What follows belongs to an exercise in optimizing a design on an open flow for small area, a short achievable clock period and few clock cycles; a production flow would make more cautious choices. In this exercise RTL edits were held to simulation tests only and were not proved equivalent to the original. Some runs may be left out. An edit can pass the tests and still lose a function that they never use.

Figure 1. Signal routing as the flow saved it (run 1).
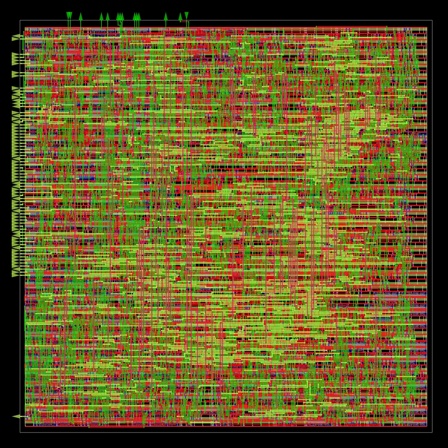
Figure 2. The metal 4 layer (run 1).
Supply wires on this layer in grey. Cells faint in the background.
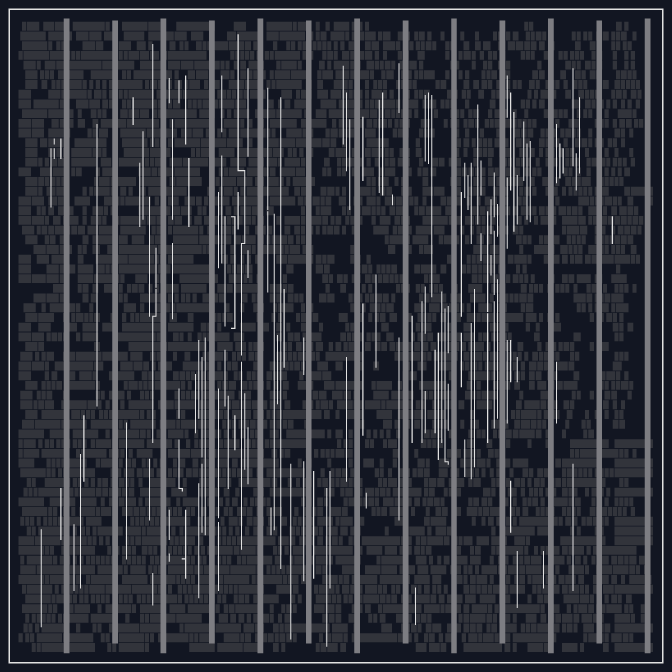
Figure 3. Register map, names as in the netlist (run 1).
The bar under the picture is 50 um long. Other sequential cells in the stronger grey, the rest of the logic in the fainter grey.
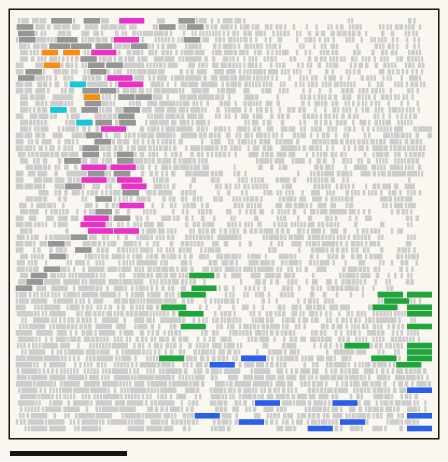
## flow/run.sh

```bash
#!/bin/bash
# synth_recipe.tcl (not shown) runs the flow's synth.tcl, then flattens the netlist and writes it again
# the make line also repeats each setting of config.mk as NAME=value (left out here)
make -C /OpenROAD-flow-scripts/flow DESIGN_CONFIG=/design/flow/config.mk WORK_HOME=/design/flow/orfs CLKGATE_MAP_FILE= SYNTH_SCRIPT=/design/flow/synth_recipe.tcl finish
```

## flow/config.mk

```make
export PLATFORM = sky130hd
export DESIGN_NAME = fpu
export DESIGN_NICKNAME = fpu
export VERILOG_FILES = /design/flow/design.v
export SDC_FILE = /design/flow/constraint.sdc
export NUM_CORES = 4
export LEC_CHECK = 0
export ABC_AREA = 1
export CAP_MARGIN = 20
export CORE_MARGIN = 2
export CORE_UTILIZATION = 65
export PLACE_DENSITY = 0.75
export SLEW_MARGIN = 20
```

## flow/constraint.sdc

```tcl
create_clock -name core_clock -period 65.0 [get_ports {clock}]
set_input_delay 13.0000 -clock core_clock [delete_from_list [all_inputs] [get_ports {clock}]]
set_output_delay 13.0000 -clock core_clock [all_outputs]
set_load 0.01 [all_outputs]
```

## flow/design.v

```verilog
typedef struct packed {
  logic sign;
  logic [5 - 1:0] exp;
  logic [10 - 1:0] frac;
} fp16_t;
typedef struct packed {
  logic sign;
  logic [8 - 1:0] exp;
  logic [23 - 1:0] frac;
} fp32_t;
typedef struct packed {
  logic sign;
  logic [11 - 1:0] exp;
  logic [52 - 1:0] frac;
} fp64_t;
typedef enum logic[$clog2(10 + 1) - 1:0] {
  FPU_ADD,
  FPU_SUB,
  FPU_MUL,
  FPU_DIV,
  FPU_FMAD,
  FPU_FMS,
  FPU_FNMAD,
  FPU_FNMS,
  FPU_MAX,
  FPU_MIN
} fpuOp_t;
typedef struct packed {
  logic Z, C, N, V;
} condCode_t;
typedef struct packed {
  logic NV, DZ, OF, UF, NX;
} statusFlag_t;
typedef struct packed {
  logic OF, UF, NX;
} opStatusFlag_t;
typedef struct packed {
  logic lt, eq, gt;
} fpuComp_t;
module fpuAddSubAligner
  #(parameter int  FRACW = 10,
    parameter int  EXPW  = 5)
  (input  fp16_t                largeNum, smallNum,
   output fp16_t                alignedSmallNum,
   output logic [FRACW - 1:0] shiftedOut,
   output logic               sticky);
  logic [EXPW - 1:0] expDiff;
  logic [FRACW + 1:0] extFrac;
  always_comb begin
    expDiff = (largeNum.exp == EXPW'(0) ? EXPW'(1) : largeNum.exp) - (smallNum.exp == EXPW'(0) ? EXPW'(1) : smallNum.exp);
    alignedSmallNum.sign = smallNum.sign;
    {extFrac, shiftedOut} = {smallNum.exp != '0 ? 1'b1 : 1'b0, smallNum.frac, FRACW'(0)} >> expDiff;
    alignedSmallNum.exp = largeNum.exp;
    alignedSmallNum.frac = extFrac[FRACW - 1:0];
    sticky = (shiftedOut != FRACW'(0));
  end
endmodule
module fpuLZC
  #(parameter int WIDTH = 16,
              parameter int OUTWIDTH = $clog2(WIDTH + 1))
  (input  logic [WIDTH - 1:0]    lzcIn,
   output logic [OUTWIDTH - 1:0] lzcOut);
  always_comb begin
    lzcOut = WIDTH;
    for (int i = WIDTH - 1; i >= 0; i--) begin
      if (lzcIn[i] && lzcOut == WIDTH)
        lzcOut = WIDTH - i;
    end
  end
endmodule
module fpuTZC
  #(parameter int WIDTH = 16,
              parameter int OUTWIDTH = $clog2(WIDTH + 1))
  (input  logic [WIDTH - 1:0]    tzcIn,
   output logic [OUTWIDTH - 1:0] tzcOut);
  always_comb begin
    tzcOut = 0;
    for (int i = 0; i < WIDTH; i++) begin
      if (tzcIn[i] && tzcOut == 0)
        tzcOut = i;
    end
  end
endmodule
module fpuNormalizer
  #(parameter int FRACW = 10,
    parameter int EXPW = 5,
    parameter int EXP_MAX = 30,
    parameter int PFW = 20)
  (input  logic                     unnormSign,
   input  logic [1:0]               unnormInt,
   input  logic [PFW - 1:0]         unnormFrac,
   input  logic [EXPW - 1:0]        unnormExp,
   input  logic [EXPW - 1:0]        denormDiff,
   input  logic                     sticky,
   input  logic                     OFin,
   input  logic                     div,
   input  logic                     ddFromLzc,   
   output fp16_t                    normOut,
   output opStatusFlag_t            opStatusFlags);
  logic [21:0] x;
  assign x = {unnormInt, unnormFrac};
  logic [4:0] lzc;
  fpuLZC #(.WIDTH(PFW)) lz(.lzcIn(unnormFrac), .lzcOut(lzc));
  logic denormalized, caseA, caseB, lzcOK;
  assign denormalized = (unnormExp == 5'd0) & ~OFin;
  assign caseA = unnormInt[1];
  assign caseB = (unnormInt == 2'd0);
  assign lzcOK = (lzc <= unnormExp);
  logic [4:0] preRoundExp;
  always_comb begin
    if (caseA)
      preRoundExp = denormalized ? unnormExp : unnormExp + 5'd1;
    else if (caseB)
      preRoundExp = lzcOK ? unnormExp - lzc : 5'd0;
    else
      preRoundExp = unnormExp;
  end
  logic preRoundOF;
  assign preRoundOF = caseA & ~denormalized & (unnormExp == 5'd30);
  logic [4:0] dd;
  assign dd = ddFromLzc ? lzc + 5'd1 : denormDiff;
  logic [4:0] absDD;
  assign absDD = dd[4] ? (~dd + 5'd1) : dd;
  logic [5:0] absDDp1, absDDm1;
  assign absDDp1 = {1'b0, absDD} + 6'd1;
  assign absDDm1 = {1'b0, absDD} - 6'd1;
  logic shLeft;
  logic [5:0] shAmt;
  logic [21:0] xl;
  always_comb begin
    xl = x;
    if (denormalized) begin
      if (caseA) begin
        xl = {x[21:1], 1'b0};
        shLeft = (dd[4] ^ div) && (absDD != 5'd0);
        shAmt = shLeft ? absDDm1 : absDDp1;
      end
      else begin
        shLeft = (dd[4] ^ div);
        shAmt = absDDp1;
      end
    end
    else begin
      shLeft = caseB & lzcOK;
      shAmt = caseA ? 6'd1 : (shLeft ? {1'b0, lzc} : 6'd0);
    end
  end
  logic [21:0] y;
  assign y = shLeft ? (xl << shAmt) : (x >> shAmt);
  logic [21:0] es0;
  assign es0 = caseA ? (x >> 1) : x;
  logic [21:0] es;
  assign es = denormalized ? es0 : y;
  logic guard, round, roundUp, carryOut;
  assign guard = es[10];
  assign round = es[9];
  assign roundUp = round & (sticky | guard);
  assign carryOut = roundUp & (&es[19:10]);
  logic roundedFracNZ;
  assign roundedFracNZ = roundUp ? ~(&es[19:10]) : (|es[19:10]);
  logic [4:0] roundedExp;
  logic [4:0] preP1;
  assign preP1 = preRoundExp + 5'd1;
  always_comb begin
    if (carryOut)
      roundedExp = preP1;
    else if (denormalized && (y[21:20] != 2'd0))
      roundedExp = 5'd1;
    else
      roundedExp = preRoundExp;
  end
  logic roundNormOF;
  assign roundNormOF = carryOut & (preRoundExp >= 5'd30);
  logic OF, UF, NX;
  assign OF = preRoundOF | roundNormOF | OFin;
  assign NX = sticky | round;
  assign UF = ~OF & (roundedExp == 5'd0) & roundedFracNZ;
  assign opStatusFlags = {OF, UF, NX};
  assign normOut.sign = unnormSign;
  assign normOut.exp = OF ? 5'h1f : roundedExp;
  assign normOut.frac = OF ? 10'd0 : (y[19:10] + 10'(y[9] & (y[10] | sticky)));
endmodule
module fpuAddSubSorter
  (input  fp16_t fpuIn1, fpuIn2,
   output fp16_t largeNum, smallNum);
  assign {largeNum, smallNum} = ({fpuIn1.exp, fpuIn1.frac} > {fpuIn2.exp, fpuIn2.frac}) ?
                                {fpuIn1, fpuIn2} : {fpuIn2, fpuIn1};
endmodule
module fpuIsSpecialValue
  #(parameter int FRACW = 10,
    parameter int EXPW = 5)
  (input  fp16_t  fpuIn,
   output logic inf, nan);
  always_comb begin
    inf = 1'b0;
    nan = 1'b0;
    if (fpuIn.exp == {EXPW{1'b1}}) begin
      if (fpuIn.frac == {FRACW{1'b0}}) begin
        inf = 1'b1;
      end
      else begin
        nan = 1'b1;
      end
    end
  end
endmodule
module fpuSigMult
  (input  logic [10:0] x, y,
   output logic [21:0] p);
  logic [10:0] pp [11];
  always_comb
    for (int i = 0; i < 11; i++)
      pp[i] = x & {11{y[i]}};
  logic w1, w2, w3, w4, w5, w6, w7, w8, w9, w10, w11, w12, w13, w14, w15, w16, w17, w18, w19, w20, w21, w22, w23, w24, w25, w26, w27, w28, w29, w30, w31, w32, w33, w34, w35, w36, w37, w38, w39, w40, w41, w42, w43, w44, w45, w46, w47, w48, w49, w50, w51, w52, w53, w54, w55, w56, w57, w58, w59, w60, w61, w62, w63, w64, w65, w66, w67, w68, w69, w70, w71, w72, w73, w74, w75, w76, w77, w78, w79, w80, w81, w82, w83, w84, w85, w86, w87, w88, w89, w90, w91, w92, w93, w94, w95, w96, w97, w98, w99, w100, w101, w102, w103, w104, w105, w106, w107, w108, w109, w110, w111, w112, w113, w114, w115, w116, w117, w118, w119, w120, w121, w122, w123, w124, w125, w126, w127, w128, w129, w130, w131, w132, w133, w134, w135, w136, w137, w138, w139, w140, w141, w142, w143, w144, w145, w146, w147, w148, w149, w150, w151, w152, w153, w154, w155, w156, w157, w158, w159, w160, w161, w162, w163, w164, w165, w166, w167, w168, w169, w170, w171, w172, w173, w174, w175, w176, w177, w178, w179, w180;
  assign w1 = pp[0][9] ^ pp[1][8];
  assign w2 = pp[0][9] & pp[1][8];
  assign w3 = pp[0][10] ^ pp[1][9] ^ pp[2][8];
  assign w4 = (pp[0][10] & pp[1][9]) | (pp[0][10] & pp[2][8]) | (pp[1][9] & pp[2][8]);
  assign w5 = pp[3][7] ^ pp[4][6];
  assign w6 = pp[3][7] & pp[4][6];
  assign w7 = pp[1][10] ^ pp[2][9] ^ pp[3][8];
  assign w8 = (pp[1][10] & pp[2][9]) | (pp[1][10] & pp[3][8]) | (pp[2][9] & pp[3][8]);
  assign w9 = pp[4][7] ^ pp[5][6];
  assign w10 = pp[4][7] & pp[5][6];
  assign w11 = pp[2][10] ^ pp[3][9] ^ pp[4][8];
  assign w12 = (pp[2][10] & pp[3][9]) | (pp[2][10] & pp[4][8]) | (pp[3][9] & pp[4][8]);
  assign w13 = pp[0][6] ^ pp[1][5];
  assign w14 = pp[0][6] & pp[1][5];
  assign w15 = pp[0][7] ^ pp[1][6] ^ pp[2][5];
  assign w16 = (pp[0][7] & pp[1][6]) | (pp[0][7] & pp[2][5]) | (pp[1][6] & pp[2][5]);
  assign w17 = pp[3][4] ^ pp[4][3];
  assign w18 = pp[3][4] & pp[4][3];
  assign w19 = pp[0][8] ^ pp[1][7] ^ pp[2][6];
  assign w20 = (pp[0][8] & pp[1][7]) | (pp[0][8] & pp[2][6]) | (pp[1][7] & pp[2][6]);
  assign w21 = pp[3][5] ^ pp[4][4] ^ pp[5][3];
  assign w22 = (pp[3][5] & pp[4][4]) | (pp[3][5] & pp[5][3]) | (pp[4][4] & pp[5][3]);
  assign w23 = pp[6][2] ^ pp[7][1];
  assign w24 = pp[6][2] & pp[7][1];
  assign w25 = w1 ^ pp[2][7] ^ pp[3][6];
  assign w26 = (w1 & pp[2][7]) | (w1 & pp[3][6]) | (pp[2][7] & pp[3][6]);
  assign w27 = pp[4][5] ^ pp[5][4] ^ pp[6][3];
  assign w28 = (pp[4][5] & pp[5][4]) | (pp[4][5] & pp[6][3]) | (pp[5][4] & pp[6][3]);
  assign w29 = pp[7][2] ^ pp[8][1] ^ pp[9][0];
  assign w30 = (pp[7][2] & pp[8][1]) | (pp[7][2] & pp[9][0]) | (pp[8][1] & pp[9][0]);
  assign w31 = w3 ^ w5 ^ pp[5][5];
  assign w32 = (w3 & w5) | (w3 & pp[5][5]) | (w5 & pp[5][5]);
  assign w33 = pp[6][4] ^ pp[7][3] ^ pp[8][2];
  assign w34 = (pp[6][4] & pp[7][3]) | (pp[6][4] & pp[8][2]) | (pp[7][3] & pp[8][2]);
  assign w35 = pp[9][1] ^ pp[10][0] ^ w2;
  assign w36 = (pp[9][1] & pp[10][0]) | (pp[9][1] & w2) | (pp[10][0] & w2);
  assign w37 = w7 ^ w9 ^ pp[6][5];
  assign w38 = (w7 & w9) | (w7 & pp[6][5]) | (w9 & pp[6][5]);
  assign w39 = pp[7][4] ^ pp[8][3] ^ pp[9][2];
  assign w40 = (pp[7][4] & pp[8][3]) | (pp[7][4] & pp[9][2]) | (pp[8][3] & pp[9][2]);
  assign w41 = pp[10][1] ^ w4 ^ w6;
  assign w42 = (pp[10][1] & w4) | (pp[10][1] & w6) | (w4 & w6);
  assign w43 = w11 ^ pp[5][7] ^ pp[6][6];
  assign w44 = (w11 & pp[5][7]) | (w11 & pp[6][6]) | (pp[5][7] & pp[6][6]);
  assign w45 = pp[7][5] ^ pp[8][4] ^ pp[9][3];
  assign w46 = (pp[7][5] & pp[8][4]) | (pp[7][5] & pp[9][3]) | (pp[8][4] & pp[9][3]);
  assign w47 = pp[10][2] ^ w8 ^ w10;
  assign w48 = (pp[10][2] & w8) | (pp[10][2] & w10) | (w8 & w10);
  assign w49 = pp[3][10] ^ pp[4][9] ^ pp[5][8];
  assign w50 = (pp[3][10] & pp[4][9]) | (pp[3][10] & pp[5][8]) | (pp[4][9] & pp[5][8]);
  assign w51 = pp[6][7] ^ pp[7][6] ^ pp[8][5];
  assign w52 = (pp[6][7] & pp[7][6]) | (pp[6][7] & pp[8][5]) | (pp[7][6] & pp[8][5]);
  assign w53 = pp[9][4] ^ pp[10][3] ^ w12;
  assign w54 = (pp[9][4] & pp[10][3]) | (pp[9][4] & w12) | (pp[10][3] & w12);
  assign w55 = pp[4][10] ^ pp[5][9] ^ pp[6][8];
  assign w56 = (pp[4][10] & pp[5][9]) | (pp[4][10] & pp[6][8]) | (pp[5][9] & pp[6][8]);
  assign w57 = pp[7][7] ^ pp[8][6] ^ pp[9][5];
  assign w58 = (pp[7][7] & pp[8][6]) | (pp[7][7] & pp[9][5]) | (pp[8][6] & pp[9][5]);
  assign w59 = pp[5][10] ^ pp[6][9] ^ pp[7][8];
  assign w60 = (pp[5][10] & pp[6][9]) | (pp[5][10] & pp[7][8]) | (pp[6][9] & pp[7][8]);
  assign w61 = pp[0][4] ^ pp[1][3];
  assign w62 = pp[0][4] & pp[1][3];
  assign w63 = pp[0][5] ^ pp[1][4] ^ pp[2][3];
  assign w64 = (pp[0][5] & pp[1][4]) | (pp[0][5] & pp[2][3]) | (pp[1][4] & pp[2][3]);
  assign w65 = pp[3][2] ^ pp[4][1];
  assign w66 = pp[3][2] & pp[4][1];
  assign w67 = w13 ^ pp[2][4] ^ pp[3][3];
  assign w68 = (w13 & pp[2][4]) | (w13 & pp[3][3]) | (pp[2][4] & pp[3][3]);
  assign w69 = pp[4][2] ^ pp[5][1] ^ pp[6][0];
  assign w70 = (pp[4][2] & pp[5][1]) | (pp[4][2] & pp[6][0]) | (pp[5][1] & pp[6][0]);
  assign w71 = w15 ^ w17 ^ pp[5][2];
  assign w72 = (w15 & w17) | (w15 & pp[5][2]) | (w17 & pp[5][2]);
  assign w73 = pp[6][1] ^ pp[7][0] ^ w14;
  assign w74 = (pp[6][1] & pp[7][0]) | (pp[6][1] & w14) | (pp[7][0] & w14);
  assign w75 = w19 ^ w21 ^ w23;
  assign w76 = (w19 & w21) | (w19 & w23) | (w21 & w23);
  assign w77 = pp[8][0] ^ w16 ^ w18;
  assign w78 = (pp[8][0] & w16) | (pp[8][0] & w18) | (w16 & w18);
  assign w79 = w25 ^ w27 ^ w29;
  assign w80 = (w25 & w27) | (w25 & w29) | (w27 & w29);
  assign w81 = w20 ^ w22 ^ w24;
  assign w82 = (w20 & w22) | (w20 & w24) | (w22 & w24);
  assign w83 = w31 ^ w33 ^ w35;
  assign w84 = (w31 & w33) | (w31 & w35) | (w33 & w35);
  assign w85 = w26 ^ w28 ^ w30;
  assign w86 = (w26 & w28) | (w26 & w30) | (w28 & w30);
  assign w87 = w37 ^ w39 ^ w41;
  assign w88 = (w37 & w39) | (w37 & w41) | (w39 & w41);
  assign w89 = w32 ^ w34 ^ w36;
  assign w90 = (w32 & w34) | (w32 & w36) | (w34 & w36);
  assign w91 = w43 ^ w45 ^ w47;
  assign w92 = (w43 & w45) | (w43 & w47) | (w45 & w47);
  assign w93 = w38 ^ w40 ^ w42;
  assign w94 = (w38 & w40) | (w38 & w42) | (w40 & w42);
  assign w95 = w49 ^ w51 ^ w53;
  assign w96 = (w49 & w51) | (w49 & w53) | (w51 & w53);
  assign w97 = w44 ^ w46 ^ w48;
  assign w98 = (w44 & w46) | (w44 & w48) | (w46 & w48);
  assign w99 = w55 ^ w57 ^ pp[10][4];
  assign w100 = (w55 & w57) | (w55 & pp[10][4]) | (w57 & pp[10][4]);
  assign w101 = w50 ^ w52 ^ w54;
  assign w102 = (w50 & w52) | (w50 & w54) | (w52 & w54);
  assign w103 = w59 ^ pp[8][7] ^ pp[9][6];
  assign w104 = (w59 & pp[8][7]) | (w59 & pp[9][6]) | (pp[8][7] & pp[9][6]);
  assign w105 = pp[10][5] ^ w56 ^ w58;
  assign w106 = (pp[10][5] & w56) | (pp[10][5] & w58) | (w56 & w58);
  assign w107 = pp[6][10] ^ pp[7][9] ^ pp[8][8];
  assign w108 = (pp[6][10] & pp[7][9]) | (pp[6][10] & pp[8][8]) | (pp[7][9] & pp[8][8]);
  assign w109 = pp[9][7] ^ pp[10][6] ^ w60;
  assign w110 = (pp[9][7] & pp[10][6]) | (pp[9][7] & w60) | (pp[10][6] & w60);
  assign w111 = pp[7][10] ^ pp[8][9] ^ pp[9][8];
  assign w112 = (pp[7][10] & pp[8][9]) | (pp[7][10] & pp[9][8]) | (pp[8][9] & pp[9][8]);
  assign w113 = pp[0][3] ^ pp[1][2];
  assign w114 = pp[0][3] & pp[1][2];
  assign w115 = w61 ^ pp[2][2] ^ pp[3][1];
  assign w116 = (w61 & pp[2][2]) | (w61 & pp[3][1]) | (pp[2][2] & pp[3][1]);
  assign w117 = w63 ^ w65 ^ pp[5][0];
  assign w118 = (w63 & w65) | (w63 & pp[5][0]) | (w65 & pp[5][0]);
  assign w119 = w67 ^ w69 ^ w64;
  assign w120 = (w67 & w69) | (w67 & w64) | (w69 & w64);
  assign w121 = w71 ^ w73 ^ w68;
  assign w122 = (w71 & w73) | (w71 & w68) | (w73 & w68);
  assign w123 = w75 ^ w77 ^ w72;
  assign w124 = (w75 & w77) | (w75 & w72) | (w77 & w72);
  assign w125 = w79 ^ w81 ^ w76;
  assign w126 = (w79 & w81) | (w79 & w76) | (w81 & w76);
  assign w127 = w83 ^ w85 ^ w80;
  assign w128 = (w83 & w85) | (w83 & w80) | (w85 & w80);
  assign w129 = w87 ^ w89 ^ w84;
  assign w130 = (w87 & w89) | (w87 & w84) | (w89 & w84);
  assign w131 = w91 ^ w93 ^ w88;
  assign w132 = (w91 & w93) | (w91 & w88) | (w93 & w88);
  assign w133 = w95 ^ w97 ^ w92;
  assign w134 = (w95 & w97) | (w95 & w92) | (w97 & w92);
  assign w135 = w99 ^ w101 ^ w96;
  assign w136 = (w99 & w101) | (w99 & w96) | (w101 & w96);
  assign w137 = w103 ^ w105 ^ w100;
  assign w138 = (w103 & w105) | (w103 & w100) | (w105 & w100);
  assign w139 = w107 ^ w109 ^ w104;
  assign w140 = (w107 & w109) | (w107 & w104) | (w109 & w104);
  assign w141 = w111 ^ pp[10][7] ^ w108;
  assign w142 = (w111 & pp[10][7]) | (w111 & w108) | (pp[10][7] & w108);
  assign w143 = pp[8][10] ^ pp[9][9] ^ pp[10][8];
  assign w144 = (pp[8][10] & pp[9][9]) | (pp[8][10] & pp[10][8]) | (pp[9][9] & pp[10][8]);
  assign w145 = pp[0][2] ^ pp[1][1];
  assign w146 = pp[0][2] & pp[1][1];
  assign w147 = w113 ^ pp[2][1] ^ pp[3][0];
  assign w148 = (w113 & pp[2][1]) | (w113 & pp[3][0]) | (pp[2][1] & pp[3][0]);
  assign w149 = w115 ^ pp[4][0] ^ w114;
  assign w150 = (w115 & pp[4][0]) | (w115 & w114) | (pp[4][0] & w114);
  assign w151 = w117 ^ w62 ^ w116;
  assign w152 = (w117 & w62) | (w117 & w116) | (w62 & w116);
  assign w153 = w119 ^ w66 ^ w118;
  assign w154 = (w119 & w66) | (w119 & w118) | (w66 & w118);
  assign w155 = w121 ^ w70 ^ w120;
  assign w156 = (w121 & w70) | (w121 & w120) | (w70 & w120);
  assign w157 = w123 ^ w74 ^ w122;
  assign w158 = (w123 & w74) | (w123 & w122) | (w74 & w122);
  assign w159 = w125 ^ w78 ^ w124;
  assign w160 = (w125 & w78) | (w125 & w124) | (w78 & w124);
  assign w161 = w127 ^ w82 ^ w126;
  assign w162 = (w127 & w82) | (w127 & w126) | (w82 & w126);
  assign w163 = w129 ^ w86 ^ w128;
  assign w164 = (w129 & w86) | (w129 & w128) | (w86 & w128);
  assign w165 = w131 ^ w90 ^ w130;
  assign w166 = (w131 & w90) | (w131 & w130) | (w90 & w130);
  assign w167 = w133 ^ w94 ^ w132;
  assign w168 = (w133 & w94) | (w133 & w132) | (w94 & w132);
  assign w169 = w135 ^ w98 ^ w134;
  assign w170 = (w135 & w98) | (w135 & w134) | (w98 & w134);
  assign w171 = w137 ^ w102 ^ w136;
  assign w172 = (w137 & w102) | (w137 & w136) | (w102 & w136);
  assign w173 = w139 ^ w106 ^ w138;
  assign w174 = (w139 & w106) | (w139 & w138) | (w106 & w138);
  assign w175 = w141 ^ w110 ^ w140;
  assign w176 = (w141 & w110) | (w141 & w140) | (w110 & w140);
  assign w177 = w143 ^ w112 ^ w142;
  assign w178 = (w143 & w112) | (w143 & w142) | (w112 & w142);
  assign w179 = pp[9][10] ^ pp[10][9] ^ w144;
  assign w180 = (pp[9][10] & pp[10][9]) | (pp[9][10] & w144) | (pp[10][9] & w144);
  logic [21:0] ra, rb;
  assign ra = {1'b0, pp[10][10], w179, w177, w175, w173, w171, w169, w167, w165, w163, w161, w159, w157, w155, w153, w151, w149, w147, w145, pp[0][1], pp[0][0]};
  assign rb = {1'b0, w180, w178, w176, w174, w172, w170, w168, w166, w164, w162, w160, w158, w156, w154, w152, w150, w148, w146, pp[2][0], pp[1][0], 1'b0};
  assign p = ra + rb;
endmodule
module fpuDivIter
  #(parameter int K = 5,
    parameter int NCYC = 4,
    parameter int T = K * NCYC)
  (input  logic        clock,
   input  logic        first,       
   input  logic        run,         
   input  logic [10:0] dividendSig,
   input  logic [10:0] divisor,
   output logic [19:0] quotient,
   output logic [19:0] quotientNext);
  logic [10:0] rem;
  logic [T - 1:0] q;
  logic [10:0] remIn [K + 1];
  logic [T - 1:0] qIn [K + 1];
  always_comb begin
    remIn[0] = first ? 11'd0 : rem;
    qIn[0] = first ? T'({dividendSig, 9'd0}) : q;
    for (int i = 0; i < K; i++) begin
      logic [11:0] shifted;
      logic [12:0] diff;
      shifted = {remIn[i], qIn[i][T - 1]};
      diff = {1'b0, shifted} - {2'b0, divisor};
      remIn[i + 1] = diff[12] ? shifted[10:0] : diff[10:0];
      qIn[i + 1] = {qIn[i][T - 2:0], ~diff[12]};
    end
  end
  always_ff @(posedge clock) begin
    if (run) begin
      rem <= remIn[K];
      q <= qIn[K];
    end
  end
  assign quotient = q[19:0];
  assign quotientNext = run ? qIn[K][19:0] : q[19:0];
endmodule
`default_nettype none
module fpuAddSubFront
  #(parameter int FRACW = 10,
    parameter int EXPW = 5)
  (input  logic               sub,
   input  fp16_t              fpuIn1, fpuIn2,
   output logic               unnormSign,
   output logic [1:0]         unnormInt,
   output logic [2 * FRACW - 1:0] unnormFrac,
   output logic [EXPW - 1:0]  unnormExp,
   output logic               sticky);
  logic effS1;
  logic effS2;
  assign effS1 = fpuIn1.sign;
  assign effS2 = fpuIn2.sign ^ sub;
  fp16_t largeNum;
  fp16_t smallNum;
  fpuAddSubSorter  sorter(.*);
  logic effSignLarge, effSignSmall;
  always_comb begin
    if (largeNum == fpuIn1) begin
      effSignLarge = effS1;
      effSignSmall = effS2;
    end
    else begin
      effSignLarge = effS2;
      effSignSmall = effS1;
    end
  end
  logic [FRACW - 1:0] shiftedOut;
  fp16_t alignedSmallNum;
  fpuAddSubAligner #(.FRACW(FRACW), .EXPW(EXPW)) aligner(.*);
  logic [2 * FRACW:0] extLargeFrac;
  logic [2 * FRACW:0] extSmallFrac;
  assign extLargeFrac = {~(largeNum.exp == 0), largeNum.frac, FRACW'(0)};
  assign extSmallFrac = {(alignedSmallNum == smallNum && smallNum.exp != EXPW'(0)), alignedSmallNum.frac, shiftedOut};
  assign {unnormInt, unnormFrac} = (effSignLarge == effSignSmall) ?
                                   (extLargeFrac + extSmallFrac) :
                                   (extLargeFrac - extSmallFrac);
  assign unnormSign = effSignLarge;
  assign unnormExp = largeNum.exp;
endmodule
module fpuComp
  (input  fp16_t   fpuIn1, fpuIn2,
   input  logic  isInf1, isInf2,
   input  logic  isNaN1, isNaN2,
   output logic  lt, eq, gt);
  localparam int MAG_WIDTH = $bits(fpuIn1) - 1;
  logic [MAG_WIDTH - 1:0] mag1;
  logic [MAG_WIDTH - 1:0] mag2;
  logic magLt;
  logic magGt;
  logic noNaNs, noInfs;
  assign noNaNs = (~isNaN1 & ~isNaN2);
  assign noInfs = (~isInf1 & ~isInf2);
  assign mag1 = {fpuIn1.exp, fpuIn1.frac};
  assign mag2 = {fpuIn2.exp, fpuIn2.frac};
  assign magLt = (mag1 < mag2);
  assign magGt = (mag1 > mag2);
  assign lt = ((fpuIn1.sign & fpuIn2.sign & magGt) |
               (~fpuIn1.sign & ~fpuIn2.sign & magLt) |
               (fpuIn1.sign & ~fpuIn2.sign) |
               (isInf1 & fpuIn1.sign)) & noNaNs & ~(isInf2 & fpuIn2.sign);
  assign eq = ((fpuIn1 == fpuIn2) | (isInf1 & isInf2 & fpuIn1.sign == fpuIn2.sign)) & noNaNs;
  assign gt = ((fpuIn1.sign & fpuIn2.sign & magLt) |
               (~fpuIn1.sign & ~fpuIn2.sign & magGt) |
               (~fpuIn1.sign & fpuIn2.sign) |
               (isInf1 & ~fpuIn1.sign)) & noNaNs & ~(isInf2 & ~fpuIn2.sign);
endmodule
module fpuMulFront
  #(parameter int FRACW = 10,
    parameter int EXPW = 5,
    parameter int EXP_MAX = (1 << EXPW) - 1,
    parameter int BIAS = 15)
  (input  fp16_t           fpuIn1, fpuIn2,
   output logic               unnormSign,
   output logic [1:0]         unnormInt,
   output logic [2 * FRACW - 1:0] unnormFrac,
   output logic [EXPW - 1:0]  unnormExpOut,
   output logic [EXPW - 1:0]  denormDiff,
   output logic               sticky,
   output logic               OFin);
  logic [FRACW:0] sigMulIn1;
  logic [FRACW:0] sigMulIn2;
  logic [EXPW - 1:0] unnormExp;
  assign unnormSign = fpuIn1.sign ^ fpuIn2.sign;
  logic expCarry;
  logic denorm;
  assign {expCarry, unnormExp} = fpuIn1.exp + fpuIn2.exp - BIAS;
  assign denorm = ((fpuIn1.exp + fpuIn2.exp) <= {expCarry, unnormExp});
  assign OFin = ((expCarry & ~denorm) | ~denorm & (unnormExp == {EXPW{1'b1}} | unnormExp > EXP_MAX));
  assign sigMulIn1 = (fpuIn1.exp == '0) ? {1'b0, fpuIn1.frac} : {1'b1, fpuIn1.frac};
  assign sigMulIn2 = (fpuIn2.exp == '0) ? {1'b0, fpuIn2.frac} : {1'b1, fpuIn2.frac};
  fpuSigMult sigMult(.x(sigMulIn1), .y(sigMulIn2), .p({unnormInt, unnormFrac}));
  assign sticky = unnormFrac[FRACW - 1:0] != 0;
  assign unnormExpOut = denorm ? EXPW'(0) : unnormExp;
  assign denormDiff = EXPW'(BIAS) - (fpuIn1.exp + fpuIn2.exp);
endmodule
module fpuDivisor
  #(parameter int FRACW = 10)
  (input  fp16_t            fpuIn2,
   output logic [FRACW:0]   divisor);
  logic [FRACW:0] divisorSig;
  logic [$clog2(FRACW + 1) - 1:0] divisorTZC;
  assign divisorSig = {~(fpuIn2.exp == 0), fpuIn2.frac};
  fpuTZC #(.WIDTH(FRACW)) tzc(.tzcIn(fpuIn2.frac), .tzcOut(divisorTZC));
  assign divisor = divisorSig >> divisorTZC;
endmodule
module fpuDivFront
  #(parameter int FRACW = 10,
    parameter int EXPW = 5,
    parameter int EXP_MAX = (1 << EXPW) - 2,
    parameter int BIAS = 15)
  (input  fp16_t                  fpuIn1, fpuIn2,
   input  logic [2 * FRACW - 1:0] significandDivOut,
   output logic               unnormSign,
   output logic [1:0]         unnormInt,
   output logic [2 * FRACW - 1:0] unnormFrac,
   output logic [EXPW - 1:0]  unnormExpOut,
   output logic [EXPW - 1:0]  denormDiff,
   output logic               sticky,
   output logic               OFin);
  logic [3:0] tzc;
  fpuTZC #(.WIDTH(FRACW)) tz(.tzcIn(fpuIn2.frac), .tzcOut(tzc));
  assign unnormSign = fpuIn1.sign ^ fpuIn2.sign;
  logic [21:0] sh;
  assign sh = {2'b0, significandDivOut} << (4'd11 - tzc);
  logic [19:0] mask;
  always_comb begin
    case (tzc)
      4'd6: mask = 20'h3ffff;
      4'd7: mask = 20'h0ffff;
      4'd8: mask = 20'h03fff;
      4'd9: mask = 20'h00fff;
      default: mask = 20'hfffff;
    endcase
  end
  assign unnormInt = sh[21:20];
  assign unnormFrac = sh[19:0] & mask;
  logic expCarry;
  logic denorm;
  logic [EXPW - 1:0] unnormExp;
  assign {expCarry, unnormExp} = fpuIn1.exp - fpuIn2.exp + BIAS;
  assign denorm = (fpuIn1.exp + BIAS <= fpuIn2.exp);
  assign OFin = ((expCarry & ~denorm) | ~denorm & (unnormExp == {EXPW{1'b1}} | unnormExp > EXP_MAX));
  assign unnormExpOut = denorm ? EXPW'(0) : unnormExp;
  assign denormDiff = EXPW'(BIAS) + (fpuIn1.exp - fpuIn2.exp);
  assign sticky = unnormFrac[FRACW - 1:0] != 0;
endmodule
module fpu
  (input  fp16_t          fpuIn1, fpuIn2, fpuIn3,
   input  logic [3:0]   op,
   input  logic         clock, reset, start,
   output fp16_t          fpuOut,
   output logic         fpuDone,
   output condCode_t    condCodes,
   output statusFlag_t  statusFlags,
   output fpuComp_t     comps);
  localparam int FRACW = 10;
  localparam int EXPW = 5;
  localparam int EXP_MAX = (1 << EXPW) - 2;
  localparam int BIAS = (1 << (EXPW - 1)) - 1;
  localparam logic [15:0] NAN = 16'h7E00;
  localparam int DIV_K = 4;
  localparam int DIV_NCYC = 5;
  localparam bit DIV_MERGED = 1'b0;
  localparam int DIV_LAT = DIV_MERGED ? DIV_NCYC : DIV_NCYC + 1;
  logic [3:0] opr;
  always_ff @(posedge clock) begin
    opr <= op;
  end
  logic [2:0] cnt;
  logic [2:0] lat;
  logic opValid;
  logic isFMA;
  assign isFMA = opr[2] & ~opr[3];
  always_comb begin
    opValid = 1'b1;
    unique case (opr)
      FPU_DIV: lat = 3'(DIV_LAT);
      FPU_FMAD, FPU_FMS, FPU_FNMAD, FPU_FNMS: lat = 3'd2;
      FPU_ADD, FPU_SUB, FPU_MUL: lat = 3'd1;
      default: begin
        lat = 3'd1;
        opValid = 1'b0;
      end
    endcase
  end
  always_ff @(posedge clock, posedge reset) begin
    if (reset) begin
      cnt <= 3'd0;
      fpuDone <= 1'b0;
    end
    else begin
      if (cnt != 3'd0 || start)
        cnt <= cnt + 3'(cnt != 3'd7);
      if ((cnt == lat && opValid) || (cnt == 3'd0 && start && (op == FPU_MAX || op == FPU_MIN)))
        fpuDone <= 1'b1;
    end
  end
  logic isInf1, isInf2, isNaN1, isNaN2;
  fpuIsSpecialValue #(.FRACW(FRACW), .EXPW(EXPW))
                    specVal1(.fpuIn(fpuIn1), .inf(isInf1), .nan(isNaN1)),
                    specval2(.fpuIn(fpuIn2), .inf(isInf2), .nan(isNaN2));
  logic anyNaNs;
  assign anyNaNs = (isNaN1 | isNaN2);
  logic NV, DZ;
  assign NV = anyNaNs ||
              (isInf1 && isInf2 && (fpuIn1.sign ^ fpuIn2.sign) && (op == FPU_ADD || op == FPU_SUB)) ||
              ((op == FPU_MUL) && (isInf1 && fpuIn2 == 0) || (isInf2 && fpuIn1 == 0)) ||
              ((op == FPU_DIV) && (isInf1 && isInf2));
  assign DZ = (op == FPU_DIV && {fpuIn2.exp, fpuIn2.frac} == 0);
  logic lt, eq, gt;
  fpuComp comp(.fpuIn1, .fpuIn2, .isInf1, .isInf2, .isNaN1, .isNaN2, .lt, .eq, .gt);
  logic useMul, useDiv, fmaMulPhase;
  always_ff @(posedge clock) begin
    if (cnt == 3'd0) begin
      useMul <= (op == FPU_MUL) || (op[2] & ~op[3]);
      useDiv <= (op == FPU_DIV);
      fmaMulPhase <= (op[2] & ~op[3]);
    end
    else begin
      useMul <= (opr == FPU_MUL);
      useDiv <= (opr == FPU_DIV);
      fmaMulPhase <= 1'b0;
    end
  end
  fp16_t addX, addY;
  fp16_t normOut;
  always_ff @(posedge clock) begin
    if (cnt == 3'd0)
      addX <= fpuIn1;
    else if (fmaMulPhase)
      addX <= normOut;
    addY <= (isFMA && cnt != 3'd0) ? fpuIn3 : fpuIn2;
  end
  logic          mSign, aSign, dSign;
  logic [1:0]    mInt, aInt, dInt;
  logic [19:0]   mFrac, aFrac, dFrac;
  logic [4:0]    mExp, aExp, dExp;
  logic [4:0]    mDD, aDD, dDD;
  logic          mSticky, aSticky, dSticky;
  logic          mOF, dOF;
  fpuMulFront #(.FRACW(FRACW), .EXPW(EXPW), .EXP_MAX(EXP_MAX), .BIAS(BIAS))
              mulFront(.fpuIn1(addX), .fpuIn2(addY), .unnormSign(mSign), .unnormInt(mInt),
                       .unnormFrac(mFrac), .unnormExpOut(mExp), .denormDiff(mDD),
                       .sticky(mSticky), .OFin(mOF));
  fpuAddSubFront #(.FRACW(FRACW), .EXPW(EXPW))
                 addFront(.sub(opr[0]), .fpuIn1(addX), .fpuIn2(addY),
                          .unnormSign(aSign), .unnormInt(aInt), .unnormFrac(aFrac),
                          .unnormExp(aExp), .sticky(aSticky));
  logic [10:0] divisor;
  logic [19:0] quotient, quotientNext;
  fpuDivisor #(.FRACW(FRACW)) divisorSig(.fpuIn2(addY), .divisor);
  fpuDivIter #(.K(DIV_K), .NCYC(DIV_NCYC))
             divIter(.clock, .first(cnt == 3'd1), .run(cnt != 3'd0 && cnt <= 3'(DIV_NCYC)),
                     .dividendSig({~(addX.exp == 0), addX.frac}), .divisor,
                     .quotient, .quotientNext);
  fpuDivFront #(.FRACW(FRACW), .EXPW(EXPW), .EXP_MAX(EXP_MAX), .BIAS(BIAS))
              divFront(.fpuIn1(addX), .fpuIn2(addY),
                       .significandDivOut(DIV_MERGED ? quotientNext : quotient),
                       .unnormSign(dSign), .unnormInt(dInt), .unnormFrac(dFrac),
                       .unnormExpOut(dExp), .denormDiff(dDD), .sticky(dSticky), .OFin(dOF));
  logic          nSign;
  logic [1:0]    nInt;
  logic [19:0]   nFrac;
  logic [4:0]    nExp, nDD;
  logic          nSticky, nOF, nDiv;
  always_comb begin
    if (useDiv) begin
      {nSign, nInt, nFrac, nExp, nDD, nSticky, nOF} = {dSign, dInt, dFrac, dExp, dDD, dSticky, dOF};
    end
    else if (useMul) begin
      {nSign, nInt, nFrac, nExp, nDD, nSticky, nOF} = {mSign, mInt, mFrac, mExp, mDD, mSticky, mOF};
    end
    else begin
      {nSign, nInt, nFrac, nExp, nDD, nSticky, nOF} = {aSign, aInt, aFrac, aExp, 5'd0, aSticky, 1'b0};
    end
  end
  assign nDiv = useDiv;
  opStatusFlag_t normFlags;
  fpuNormalizer #(.FRACW(FRACW), .EXPW(EXPW), .EXP_MAX(EXP_MAX), .PFW(2 * FRACW))
                normalizer(.unnormSign(nSign), .unnormInt(nInt), .unnormFrac(nFrac),
                           .unnormExp(nExp), .denormDiff(nDD), .sticky(nSticky),
                           .OFin(nOF), .div(nDiv), .ddFromLzc(~useMul & ~useDiv), .normOut(normOut),
                           .opStatusFlags(normFlags));
  logic isArith, isMaxMin;
  assign isArith = ~op[3];
  assign isMaxMin = (op == FPU_MAX) || (op == FPU_MIN);
  fp16_t res;
  logic resArith, resNaN, resNeg, resMaxMin, resSelIn1;
  opStatusFlag_t resFlags;
  logic [1:0] resNVDZ;
  always_ff @(posedge clock) begin
    res <= normOut;
    resArith <= isArith;
    resNaN <= isArith & anyNaNs;
    resNeg <= isArith & op[2] & op[1];
    resMaxMin <= isMaxMin;
    resSelIn1 <= op[0] ? lt : gt;
    resFlags <= isArith ? normFlags : 3'd0;
    resNVDZ <= {NV, DZ};
    comps <= {lt, eq, gt};
  end
  always_comb begin
    if (resMaxMin)
      fpuOut = resSelIn1 ? addX : addY;
    else if (resNaN)
      fpuOut = NAN;
    else
      fpuOut = {res.sign ^ resNeg, res.exp, res.frac};
  end
  assign condCodes = {resArith && (res == '0), 1'b0, resArith && res.sign, 1'b0};
  assign statusFlags = {resNVDZ, resFlags};
endmodule
```

==> flow_metrics.env, run 1 <==
export IMPL_wl_per_cell_um=18.84
export IMPL_cp_start_kind="flip-flop"
export IMPL_h_tree_depth=3
export IMPL_yosysMostFrequentCell="nand2_1"
export IMPL_synth_async_sr_flop_share=0.03774
export IMPL_ys_seq_area_frac=0.1258
export IMPL_yosys_area_share_simple=0.3360
export IMPL_min_path_cells=1
export IMPL_start_util=0.6597
export IMPL_synth_area_per_cell_um2=6.176
export IMPL_place_area_um2=21710
export IMPL_synth_area_um2=20760
export IMPL_synth_top_family_by_area="simple AND/OR/NAND/NOR gates"
export IMPL_fmax_mhz=63.20
export IMPL_cts_sinks=106
export IMPL_use_met1=0.5676
export IMPL_holdBufCountCts=0
export IMPL_min_period_ns=15.82
export IMPL_clockBufferDepth=2
export IMPL_gp_congestion=1.105
export IMPL_cts_clk_slew_worst_paths_ns=0.08
export IMPL_vias=23170
export IMPL_worst_clock_skew_ns=0.01116
export IMPL_drt_initial_drc_count=3302
export IMPL_slowest_delay_ns=0.83
export IMPL_cp_arrival_ns=2.82
export IMPL_met1_length_um=28030
export IMPL_stdcell_area_um2=22030
export IMPL_status="no timing/DRC/antenna violations"
export IMPL_cts_tree="done"
export IMPL_slew_violations=0
export IMPL_yosys_most_used_dff="dfxtp_1"
export IMPL_relSlewSlack=0.3457
export IMPL_dr_pass1_iters=12
export IMPL_finalSetupViolCount=0
export IMPL_finalCritPeriodShare=0.2434
export IMPL_synth_top_area_cell="nand2_1"
export IMPL_num_nets_final=3705
export IMPL_reg2reg_slack_ns=49.35
export IMPL_worst_path_max_delay_cell="nor2_1"
export IMPL_dieArea_um2=33390
export IMPL_n_fill_cell=2781
export IMPL_hold_slack_ns=0.4996
export IMPL_yosysWarnings=13
Testbench counts for the RTL of run 1, summed over its fixed seeds: cycles 11,239.
-- Figure 1 (at the start) --
Total GRT Usage: 0.4260
met2 WL post-DR: 30090 um

-- Figure 2 (at the start) --
nets with wire on the layer	113
wire length on this layer	3280 um
longest straight run	132 um
share of all routed wire	4.6%

-- Figure 3 (at the start) --
colour	netlist name	sequential cells
green	divIter.q	20
cyan	comps	3
magenta	addX	16
blue	divIter.rem	11
orange	opr	4

-- run 1: flip-flops by register name (all words and copies together), names as in the netlist, 2 cells and up, named ones only --
name and count:
resFlags 3, comps 3, addX 16, opr 4, resNVDZ 2, res 16
cnt 3, divIter.rem 11, divIter.q 20, addY 16
-- run 1: cells by family after synthesis --
group | Yosys count
xor gates and xnor gates | 95
and+or+nand+nor | 1624
buffers and inverters | 683
AOI/OAI and AO/OA | 552
adders and majority gates | 293
DFF | 106
other | 1
muxes | 8
-- run 1: stage by stage --
| stage | setup WS [ns] | util |
|---|---|---|
| floorplan | 50.21 | - |
| global placement | 49.43 | 0.6897 |
| detailed placement | 49.45 | 0.6897 |
| CTS | 49.29 | 0.6997 |
| global route | 48.26 | 0.6998 |
| finish | 49.18 | 0.6998 |
-- run 1: layout make-up --
| class | count | area, um^2 | share of cell area |
|---|---|---|---|
| multi-input combinational | 2574 | 15500 | 0.7035 |
| tap | 402 | 503.0 | 0.02284 |
| inverter | 560 | 2102 | 0.09543 |
| clock buffer | 9 | 225.2 | 0.01022 |
| sequential | 106 | 2613 | 0.1186 |
| clock inverter | 7 | 88.84 | 0.004033 |
| timing repair buffer | 106 | 998.5 | 0.04533 |
-- run 1: path summary, 6_finish.rpt --
kind | start | to
worst max-delay path | resMaxMin | fpuOut[0]
worst max register to register | addY[7] | addX[8]
min in group asynchronous | reset | cnt[0]
max in group asynchronous | reset | cnt[2]
worst min-delay path | fpuDone | fpuDone
worst min register to register | fpuDone | fpuDone
-- run 1: cells in the final DEF (no fill, tap or decap), types with 24 or more instances in the layout --
cell,n
nand2_1,961
inv_1,539
nor2_1,269
o21ai_0,224
nand3_1,215
ha_1,196
a21oi_1,171
fa_1,97
clkdlybuf4s50_1,81
xor2_1,62
dfxtp_1,55
edfxtp_1,47
nand4_1,45
xnor2_1,33
buf_4,25
nor3_1,24
-- run 1: critical path, delay by kind of cell, from the launching register on --
family                 cells  cell delay, ns
buffers and inverters      2            0.85
AND/OR/NAND/NOR            1            0.83
flip-flops                 1            0.52
AO/OA/AOI/OAI              1            0.23
Figure 4. Signal wires on met2 (run 1).
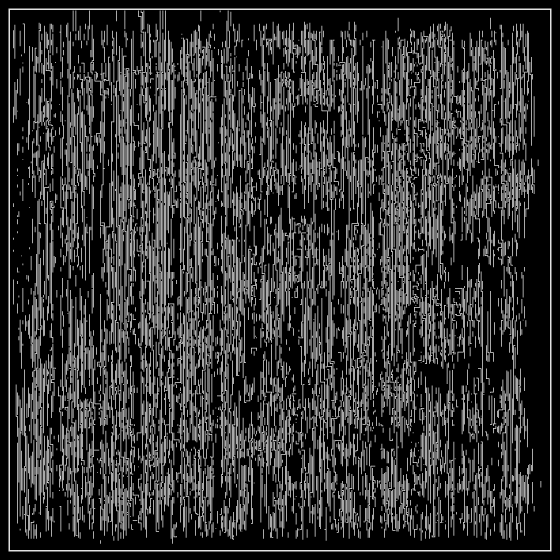

==> run 1 -> run 2 <==
--- a/flow/design.v
+++ b/flow/design.v
@@ -444,35 +444,28 @@
    output logic [2 * FRACW - 1:0] unnormFrac,
    output logic [EXPW - 1:0]  unnormExp,
    output logic               sticky);
-  logic effS1;
   logic effS2;
-  assign effS1 = fpuIn1.sign;
   assign effS2 = fpuIn2.sign ^ sub;
-  fp16_t largeNum;
-  fp16_t smallNum;
-  fpuAddSubSorter  sorter(.*);
-  logic effSignLarge, effSignSmall;
-  always_comb begin
-    if (largeNum == fpuIn1) begin
-      effSignLarge = effS1;
-      effSignSmall = effS2;
-    end
-    else begin
-      effSignLarge = effS2;
-      effSignSmall = effS1;
-    end
-  end
+  logic in1Larger;
+  assign in1Larger = {fpuIn1.exp, fpuIn1.frac} > {fpuIn2.exp, fpuIn2.frac};
+  fp16_t largeNum, smallNum;
+  assign largeNum = in1Larger ? fpuIn1 : fpuIn2;
+  assign smallNum = in1Larger ? fpuIn2 : fpuIn1;
+  assign unnormSign = (in1Larger || fpuIn1 == fpuIn2) ? fpuIn1.sign : effS2;
+  logic [EXPW - 1:0] expDiff;
+  assign expDiff = (largeNum.exp == EXPW'(0) ? EXPW'(1) : largeNum.exp) -
+                   (smallNum.exp == EXPW'(0) ? EXPW'(1) : smallNum.exp);
+  logic [FRACW + 1:0] extFrac;
   logic [FRACW - 1:0] shiftedOut;
-  fp16_t alignedSmallNum;
-  fpuAddSubAligner #(.FRACW(FRACW), .EXPW(EXPW)) aligner(.*);
+  assign {extFrac, shiftedOut} = {smallNum.exp != '0 ? 1'b1 : 1'b0, smallNum.frac, FRACW'(0)} >> expDiff;
+  assign sticky = (shiftedOut != FRACW'(0));
   logic [2 * FRACW:0] extLargeFrac;
   logic [2 * FRACW:0] extSmallFrac;
   assign extLargeFrac = {~(largeNum.exp == 0), largeNum.frac, FRACW'(0)};
-  assign extSmallFrac = {(alignedSmallNum == smallNum && smallNum.exp != EXPW'(0)), alignedSmallNum.frac, shiftedOut};
-  assign {unnormInt, unnormFrac} = (effSignLarge == effSignSmall) ?
+  assign extSmallFrac = {(largeNum.exp == smallNum.exp && smallNum.exp != EXPW'(0)), extFrac[FRACW - 1:0], shiftedOut};
+  assign {unnormInt, unnormFrac} = (fpuIn1.sign == effS2) ?
                                    (extLargeFrac + extSmallFrac) :
                                    (extLargeFrac - extSmallFrac);
-  assign unnormSign = effSignLarge;
   assign unnormExp = largeNum.exp;
 endmodule
 module fpuComp
--- a/flow/config.mk
+++ b/flow/config.mk
@@ -8,6 +8,6 @@
 export ABC_AREA = 1
 export CAP_MARGIN = 20
 export CORE_MARGIN = 2
-export CORE_UTILIZATION = 65
-export PLACE_DENSITY = 0.75
+export CORE_UTILIZATION = 80
+export PLACE_DENSITY = 0.88
 export SLEW_MARGIN = 20
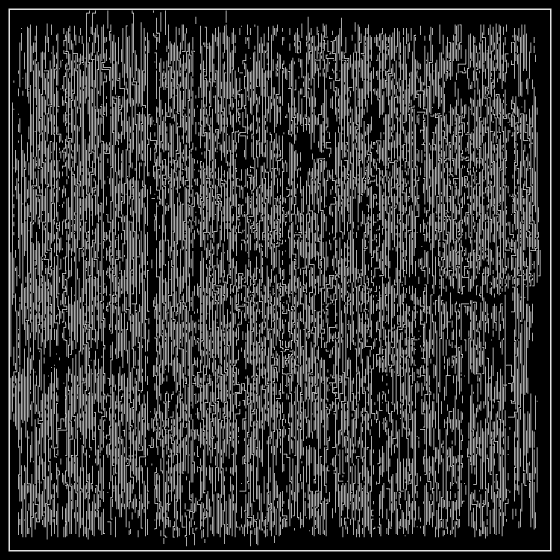
Figure 5: run 2, signal wires on met2.
share of all routed wire	43%
nets with wire on the layer	3081

==> flow_metrics.env, run 2 <==
export IMPL_status="no timing/DRC/antenna violations"
export IMPL_yosysTopAreaCellShare=0.1709
export IMPL_relSlewSlack=0.2743
export IMPL_vias=23460
export IMPL_crit_fanout=56
export IMPL_synth_area_per_cell_um2=6.219
export IMPL_h_tree_depth=3
export IMPL_min_period_ns=16.40
export IMPL_yosysMostFrequentCell="nand2_1"
export IMPL_gp_congestion=1.108
export IMPL_clockBufferDepth=2
export IMPL_yosysWarnings=11
export IMPL_io_pin_count=84
export IMPL_cts_sinks=106
export IMPL_cp_arrival_ns=16.53
export IMPL_largest_reg_flops=20
export IMPL_top_register="divIter.q"
export IMPL_cp_start_kind="flip-flop"
export IMPL_cts_clk_slew_worst_paths_ns=0.11
export IMPL_ys_seq_area_frac=0.1279
export IMPL_worst_path_max_delay_cell="dfxtp_1"
export IMPL_finalHoldViolations=0
export IMPL_wl_per_cell_um=19.02
export IMPL_coreArea_um2=25110
export IMPL_yosys_most_used_dff="dfxtp_1"
export IMPL_grt_util_all_layers=0.5066
export IMPL_post_route_util=0.8573
export IMPL_min_path_type="reg2reg"
export IMPL_drt_vias_per_instance=6.501
export IMPL_ant_nets=0
export IMPL_holdBufCountCts=0
export IMPL_final_cell_mix="930 x nand2_1, 551 x inv_1, 239 x nand3_1"
export IMPL_synth_async_sr_flop_share=0.03774
export IMPL_finalSetupViolCount=0
export IMPL_slowest_delay_ns=1.05
export IMPL_final_common_cell="nand2_1"
export IMPL_drt_initial_drc_count=3968
export IMPL_die_w_um=163.8
export IMPL_num_nets_final=3621
export IMPL_cts_tree="done"
export IMPL_overflow=0
export IMPL_slew_violations=0
export IMPL_dr_pass1_iters=8
export IMPL_synth_top_area_cell="nand2_1"
export IMPL_finalCritPeriodShare=0.2523
export IMPL_dieArea_um2=26820
export IMPL_ys_types=78
export IMPL_critPathMostFrequentCell="nand2_1"
export IMPL_root_buffer="clkbuf_16"
export IMPL_synth_cells_most_frequent="930 x nand2_1, 551 x inv_1, 240 x nand3_1"
export IMPL_required_ns=65.13
export IMPL_fmax_mhz=60.98
export IMPL_synth_area_um2=20420
export IMPL_worst_clock_skew_ns=0.02895
export IMPL_start_util=0.8133
Testbench counts for the RTL of run 2, summed over its fixed seeds: cycles 11,239.
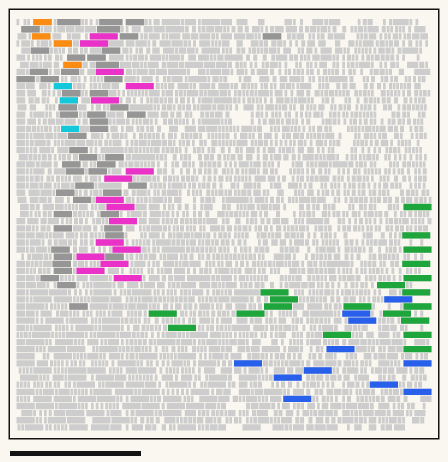
Figure 6: run 2, register map, names as in the netlist.
The bar under the picture is 50 um long. Other sequential cells in the stronger grey, the rest of the logic in the fainter grey.
colour	netlist name	sequential cells
cyan	comps	3
magenta	addX	16
blue	divIter.rem	11
green	divIter.q	20
orange	opr	4

==> run 2: changes by cell type in the layout (fill, tap and decap cells not counted), moves of 6 or more <==
cell	change
nor2_1	-44
nand2_1	-31
nand3_1	+24
a21oi_1	-21
buf_4	-12
inv_1	+12
o21ai_1	+9
nand4_1	-7
nor4_1	-6
==> run 2: per-stage QoR <==
step,cell area (um^2),cells,hold WS (ns),setup slack [ns]
global placement,21180,3591,0.4659,49.37
floorplan,20430,3285,0.4626,50.10
CTS,21490,3607,0.5027,49.36
global route,21530,3608,0.5269,47.75
detailed placement,21180,3591,0.4797,49.15
finish,21530,3608,0.5165,48.60
==> run 2: metal layers <==
layer | track usage | routed length (um) | up-vias
met2 | 0.7951 | 29590 | 1984
met4 | 0.3166 | 5226 | 0
met3 | 0.1434 | 10260 | 541
met1 | 0.6145 | 23550 | 10420
li1 | - | - | 10510
met5 | 0 | 0 | -
==> run 2: cells by family (layout without fill, tap and decap cells) <==
group	after synthesis	after routing	synth area share
compound gates	537	537	0.1527
fa+ha+maj	293	293	0.2152
simple gates	1563	1563	0.3291
other cells	1	2	0.0001836
flops	106	106	0.1279
xor+xnor	86	86	0.03688
buf+inv	690	683	0.1339
mux	8	8	0.004044
==> run 2: final timing paths <==
check                              from  endpoint  slack (ns)  cells past startpoint
worst min-delay path            fpuDone   fpuDone        0.52                      1
worst max register to register  addY[8]   addX[8]       48.60                     78
worst max-delay path            addY[8]   addX[8]       48.60                     78
min in group asynchronous         reset    cnt[2]       12.78                      2
worst min register to register  fpuDone   fpuDone        0.52                      1
max in group asynchronous         reset    cnt[0]       52.04                      2
==> run 2: critical path: cells and delay by family (launching register included) <==
kind,cells,cell delay [ns]
AOI/OAI and AO/OA,10,2.25
xor gates and xnor gates,2,1.18
adders and majority gates,9,2.44
buffers and inverters,12,2.36
DFF,1,1.05
and+or+nand+nor,45,6.88
==> run 2: final cells by class <==
| type | instances | area (um^2) |
|---|---|---|
| tap | 330 | 412.9 |
| sequential | 106 | 2613 |
| inverter | 572 | 2148 |
| clock buffer | 9 | 225.2 |
| fill | 1563 | 3582 |
| multi-input combinational | 2489 | 15110 |
| clock inverter | 7 | 86.33 |
| timing repair buffer | 95 | 935.9 |
Figure 7. The metal 4 layer (run 2).
Supply wires on this layer in grey. Cells faint in the background.
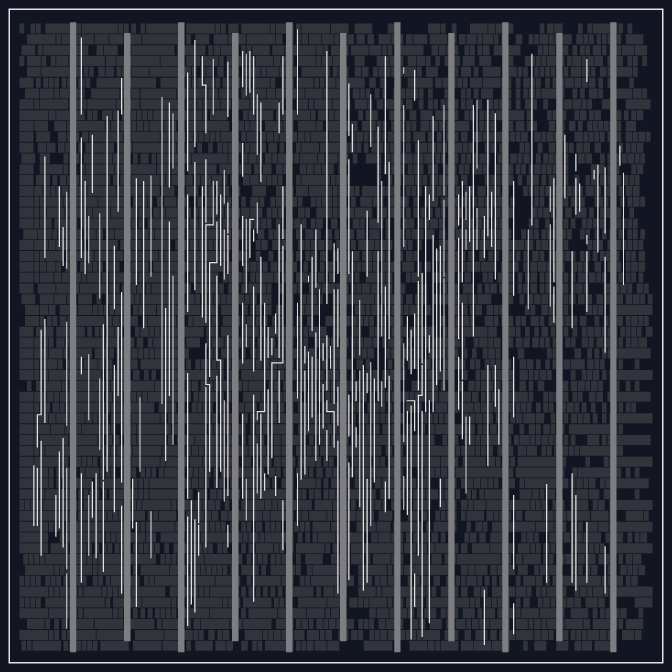

==> run 2 -> run 3 <==
--- a/flow/config.mk
+++ b/flow/config.mk
@@ -8,6 +8,6 @@
 export ABC_AREA = 1
 export CAP_MARGIN = 20
 export CORE_MARGIN = 2
-export CORE_UTILIZATION = 80
-export PLACE_DENSITY = 0.88
+export CORE_UTILIZATION = 65
+export PLACE_DENSITY = 0.75
 export SLEW_MARGIN = 20
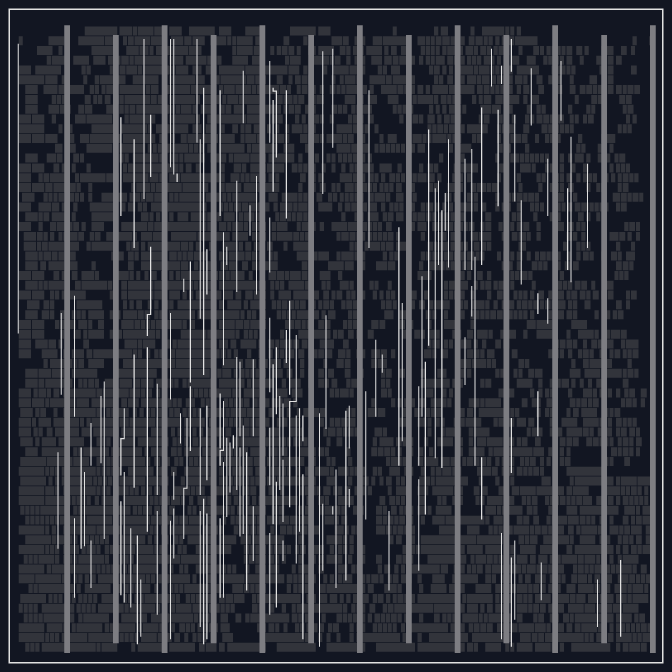
Figure 8: run 3, the metal 4 layer.
Supply wires on this layer in grey. Cells faint in the background.
Post-Route WL: 69940 um
vias post-DR: 22730

==> flow_metrics.env, run 3 <==
export IMPL_finalHoldViolations=0
export IMPL_crit_fanout=54
export IMPL_worst_clock_skew_ns=0.01605
export IMPL_dr_pass1_iters=6
export IMPL_status="no timing/DRC/antenna violations"
export IMPL_top_register="divIter.q"
export IMPL_yosysMostFrequentCell="nand2_1"
export IMPL_yosysTopAreaCellShare=0.1709
export IMPL_yosysWarnings=11
export IMPL_synth_compound_area_share=0.1527
export IMPL_h_tree_depth=3
export IMPL_wl_per_cell_um=19.01
export IMPL_num_nets_final=3626
export IMPL_cp_start_kind="flip-flop"
export IMPL_largest_reg_flops=20
export IMPL_grt_util_all_layers=0.4202
export IMPL_coreArea_um2=30750
export IMPL_relSlewSlack=0.3500
export IMPL_synth_area_um2=20420
export IMPL_fmax_mhz=61.90
export IMPL_synth_top_area_cell="nand2_1"
export IMPL_cts_clk_slew_worst_paths_ns=0.09
export IMPL_start_util=0.6641
export IMPL_ys_types=78
export IMPL_required_ns=65.11
export IMPL_drt_initial_drc_count=2776
export IMPL_synth_async_sr_flop_share=0.03774
export IMPL_cts_sinks=106
export IMPL_gp_congestion=1.078
export IMPL_ant_nets=0
export IMPL_yosys_most_used_dff="dfxtp_1"
export IMPL_worst_path_max_delay_cell="dfxtp_1"
export IMPL_multi_input_area_um2=15100
export IMPL_io_pin_count=84
export IMPL_final_cell_mix="930 x nand2_1, 551 x inv_1, 239 x nand3_1"
export IMPL_clockBufferDepth=2
export IMPL_n_fill_cell=2637
export IMPL_overflow=0
export IMPL_finalSetupViolCount=0
export IMPL_synth_top_family_by_area="simple AND/OR/NAND/NOR gates"
export IMPL_cp_arrival_ns=16.26
export IMPL_slew_violations=0
export IMPL_synth_xor_area_share=0.03688
export IMPL_final_common_cell="nand2_1"
export IMPL_yosys_area_share_simple=0.3291
export IMPL_finalCritPeriodShare=0.2485
export IMPL_regArea_um2=2613
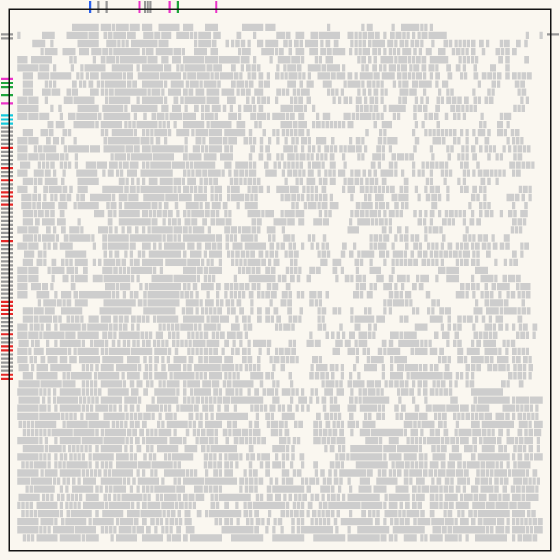
Figure 9: run 3, I/O pins on the die edge.
Pins as bars across the die edge, other pins in grey.
colour	port	pins	direction	edge
green	op	4	input	3 left, 1 top
cyan	comps	3	output	left
red	fpuIn2	16	input	left
blue	start	1	input	top
magenta	statusFlags	5	output	3 top, 2 left

## run 3: critical path, delay by kind of cell (launching register included)
kind | cells | cell delay [ns]
compound gates | 35 | 6.85
fa+ha+maj | 4 | 1.50
buf+inv | 10 | 2.53
flops | 1 | 0.92
mux | 1 | 0.16
simple gates | 21 | 3.93
## run 3: worst paths after layout
kind / start / to / slack (ns) / cells past startpoint
worst max-delay path: addY[2] / divIter.rem[10] / 48.84 / 71
worst min-delay path: fpuDone / fpuDone / 0.50 / 1
worst max register to register: addY[2] / divIter.rem[10] / 48.84 / 71
worst min register to register: fpuDone / fpuDone / 0.50 / 1
max in group asynchronous: reset / cnt[0] / 52.08 / 2
min in group asynchronous: reset / fpuDone / 12.77 / 2
## run 3: logic make-up (layout without fill, tap and decap cells)
| logic type | after synthesis | after routing |
|---|---|---|
| AO/OA/AOI/OAI | 537 | 537 |
| flip-flops | 106 | 106 |
| buffers and inverters | 690 | 688 |
| multiplexers | 8 | 8 |
| adder cells (fa/ha/maj) | 293 | 293 |
| XOR/XNOR | 86 | 86 |
| other | 1 | 2 |
| AND/OR/NAND/NOR | 1563 | 1563 |
## run 3: final cells by class
class	count	area share
Timing Repair Buffer	100	0.04408
Inverter	572	0.09933
Clock buffer	9	0.01041
Multi-Input combinational cell	2489	0.6983
Tap cell	396	0.02291
Sequential cell	106	0.1208
Clock inverter	7	0.004108
## run 3: metal layers
metal,vias to the layer above,track usage,part of all wire
met4,0,0.2198,0.055
met2,1549,0.6705,0.44
met3,309,0.08728,0.12
met5,-,0,0
met1,10360,0.5369,0.38
li1,10510,-,-
## run 3: per-stage QoR
step             util  area (um^2)  hold slack (ns)  cells  setup slack [ns]
4_1_cts        0.7032        21620           0.5091   3679             49.37
5_1_grt        0.7033        21630           0.5325   3679             47.62
6_report       0.7033        21630           0.5023   3679             48.84
3_5_place_dp   0.6930        21310           0.4880   3663             49.23
3_3_place_gp   0.6930        21310           0.4731   3663             49.26
2_1_floorplan       -        20430           0.4626   3285             50.10

separate check: timing with driven ports:
How much do the figures lean on ideal ports? The routed layouts below were timed once more, with nothing changed but the port constraints. Step 1: set_driving_cell puts a clkbuf_16 on clock and a buf_2 on each other input, an assumption about the parent block. Step 2 times the ports against the registers' clock, not the clock port: input delays grow and output delays shrink by t, the midpoint of the rising clock arrivals with the driver on. Slacks: no drivers / after step 1 / after step 2; pairs: no drivers / after step 1.
run	t (ns)	slack for setup (ns)	latest minus earliest clock arrival (ns)
run 1	0.442	49.177 / 49.120 / 49.354	0.012 / 0.011
run 2	0.433	48.602 / 48.602 / 48.602	0.029 / 0.029
run 3	0.438	48.845 / 48.845 / 48.845	0.016 / 0.016
After both steps setup and hold are still met in every run listed.
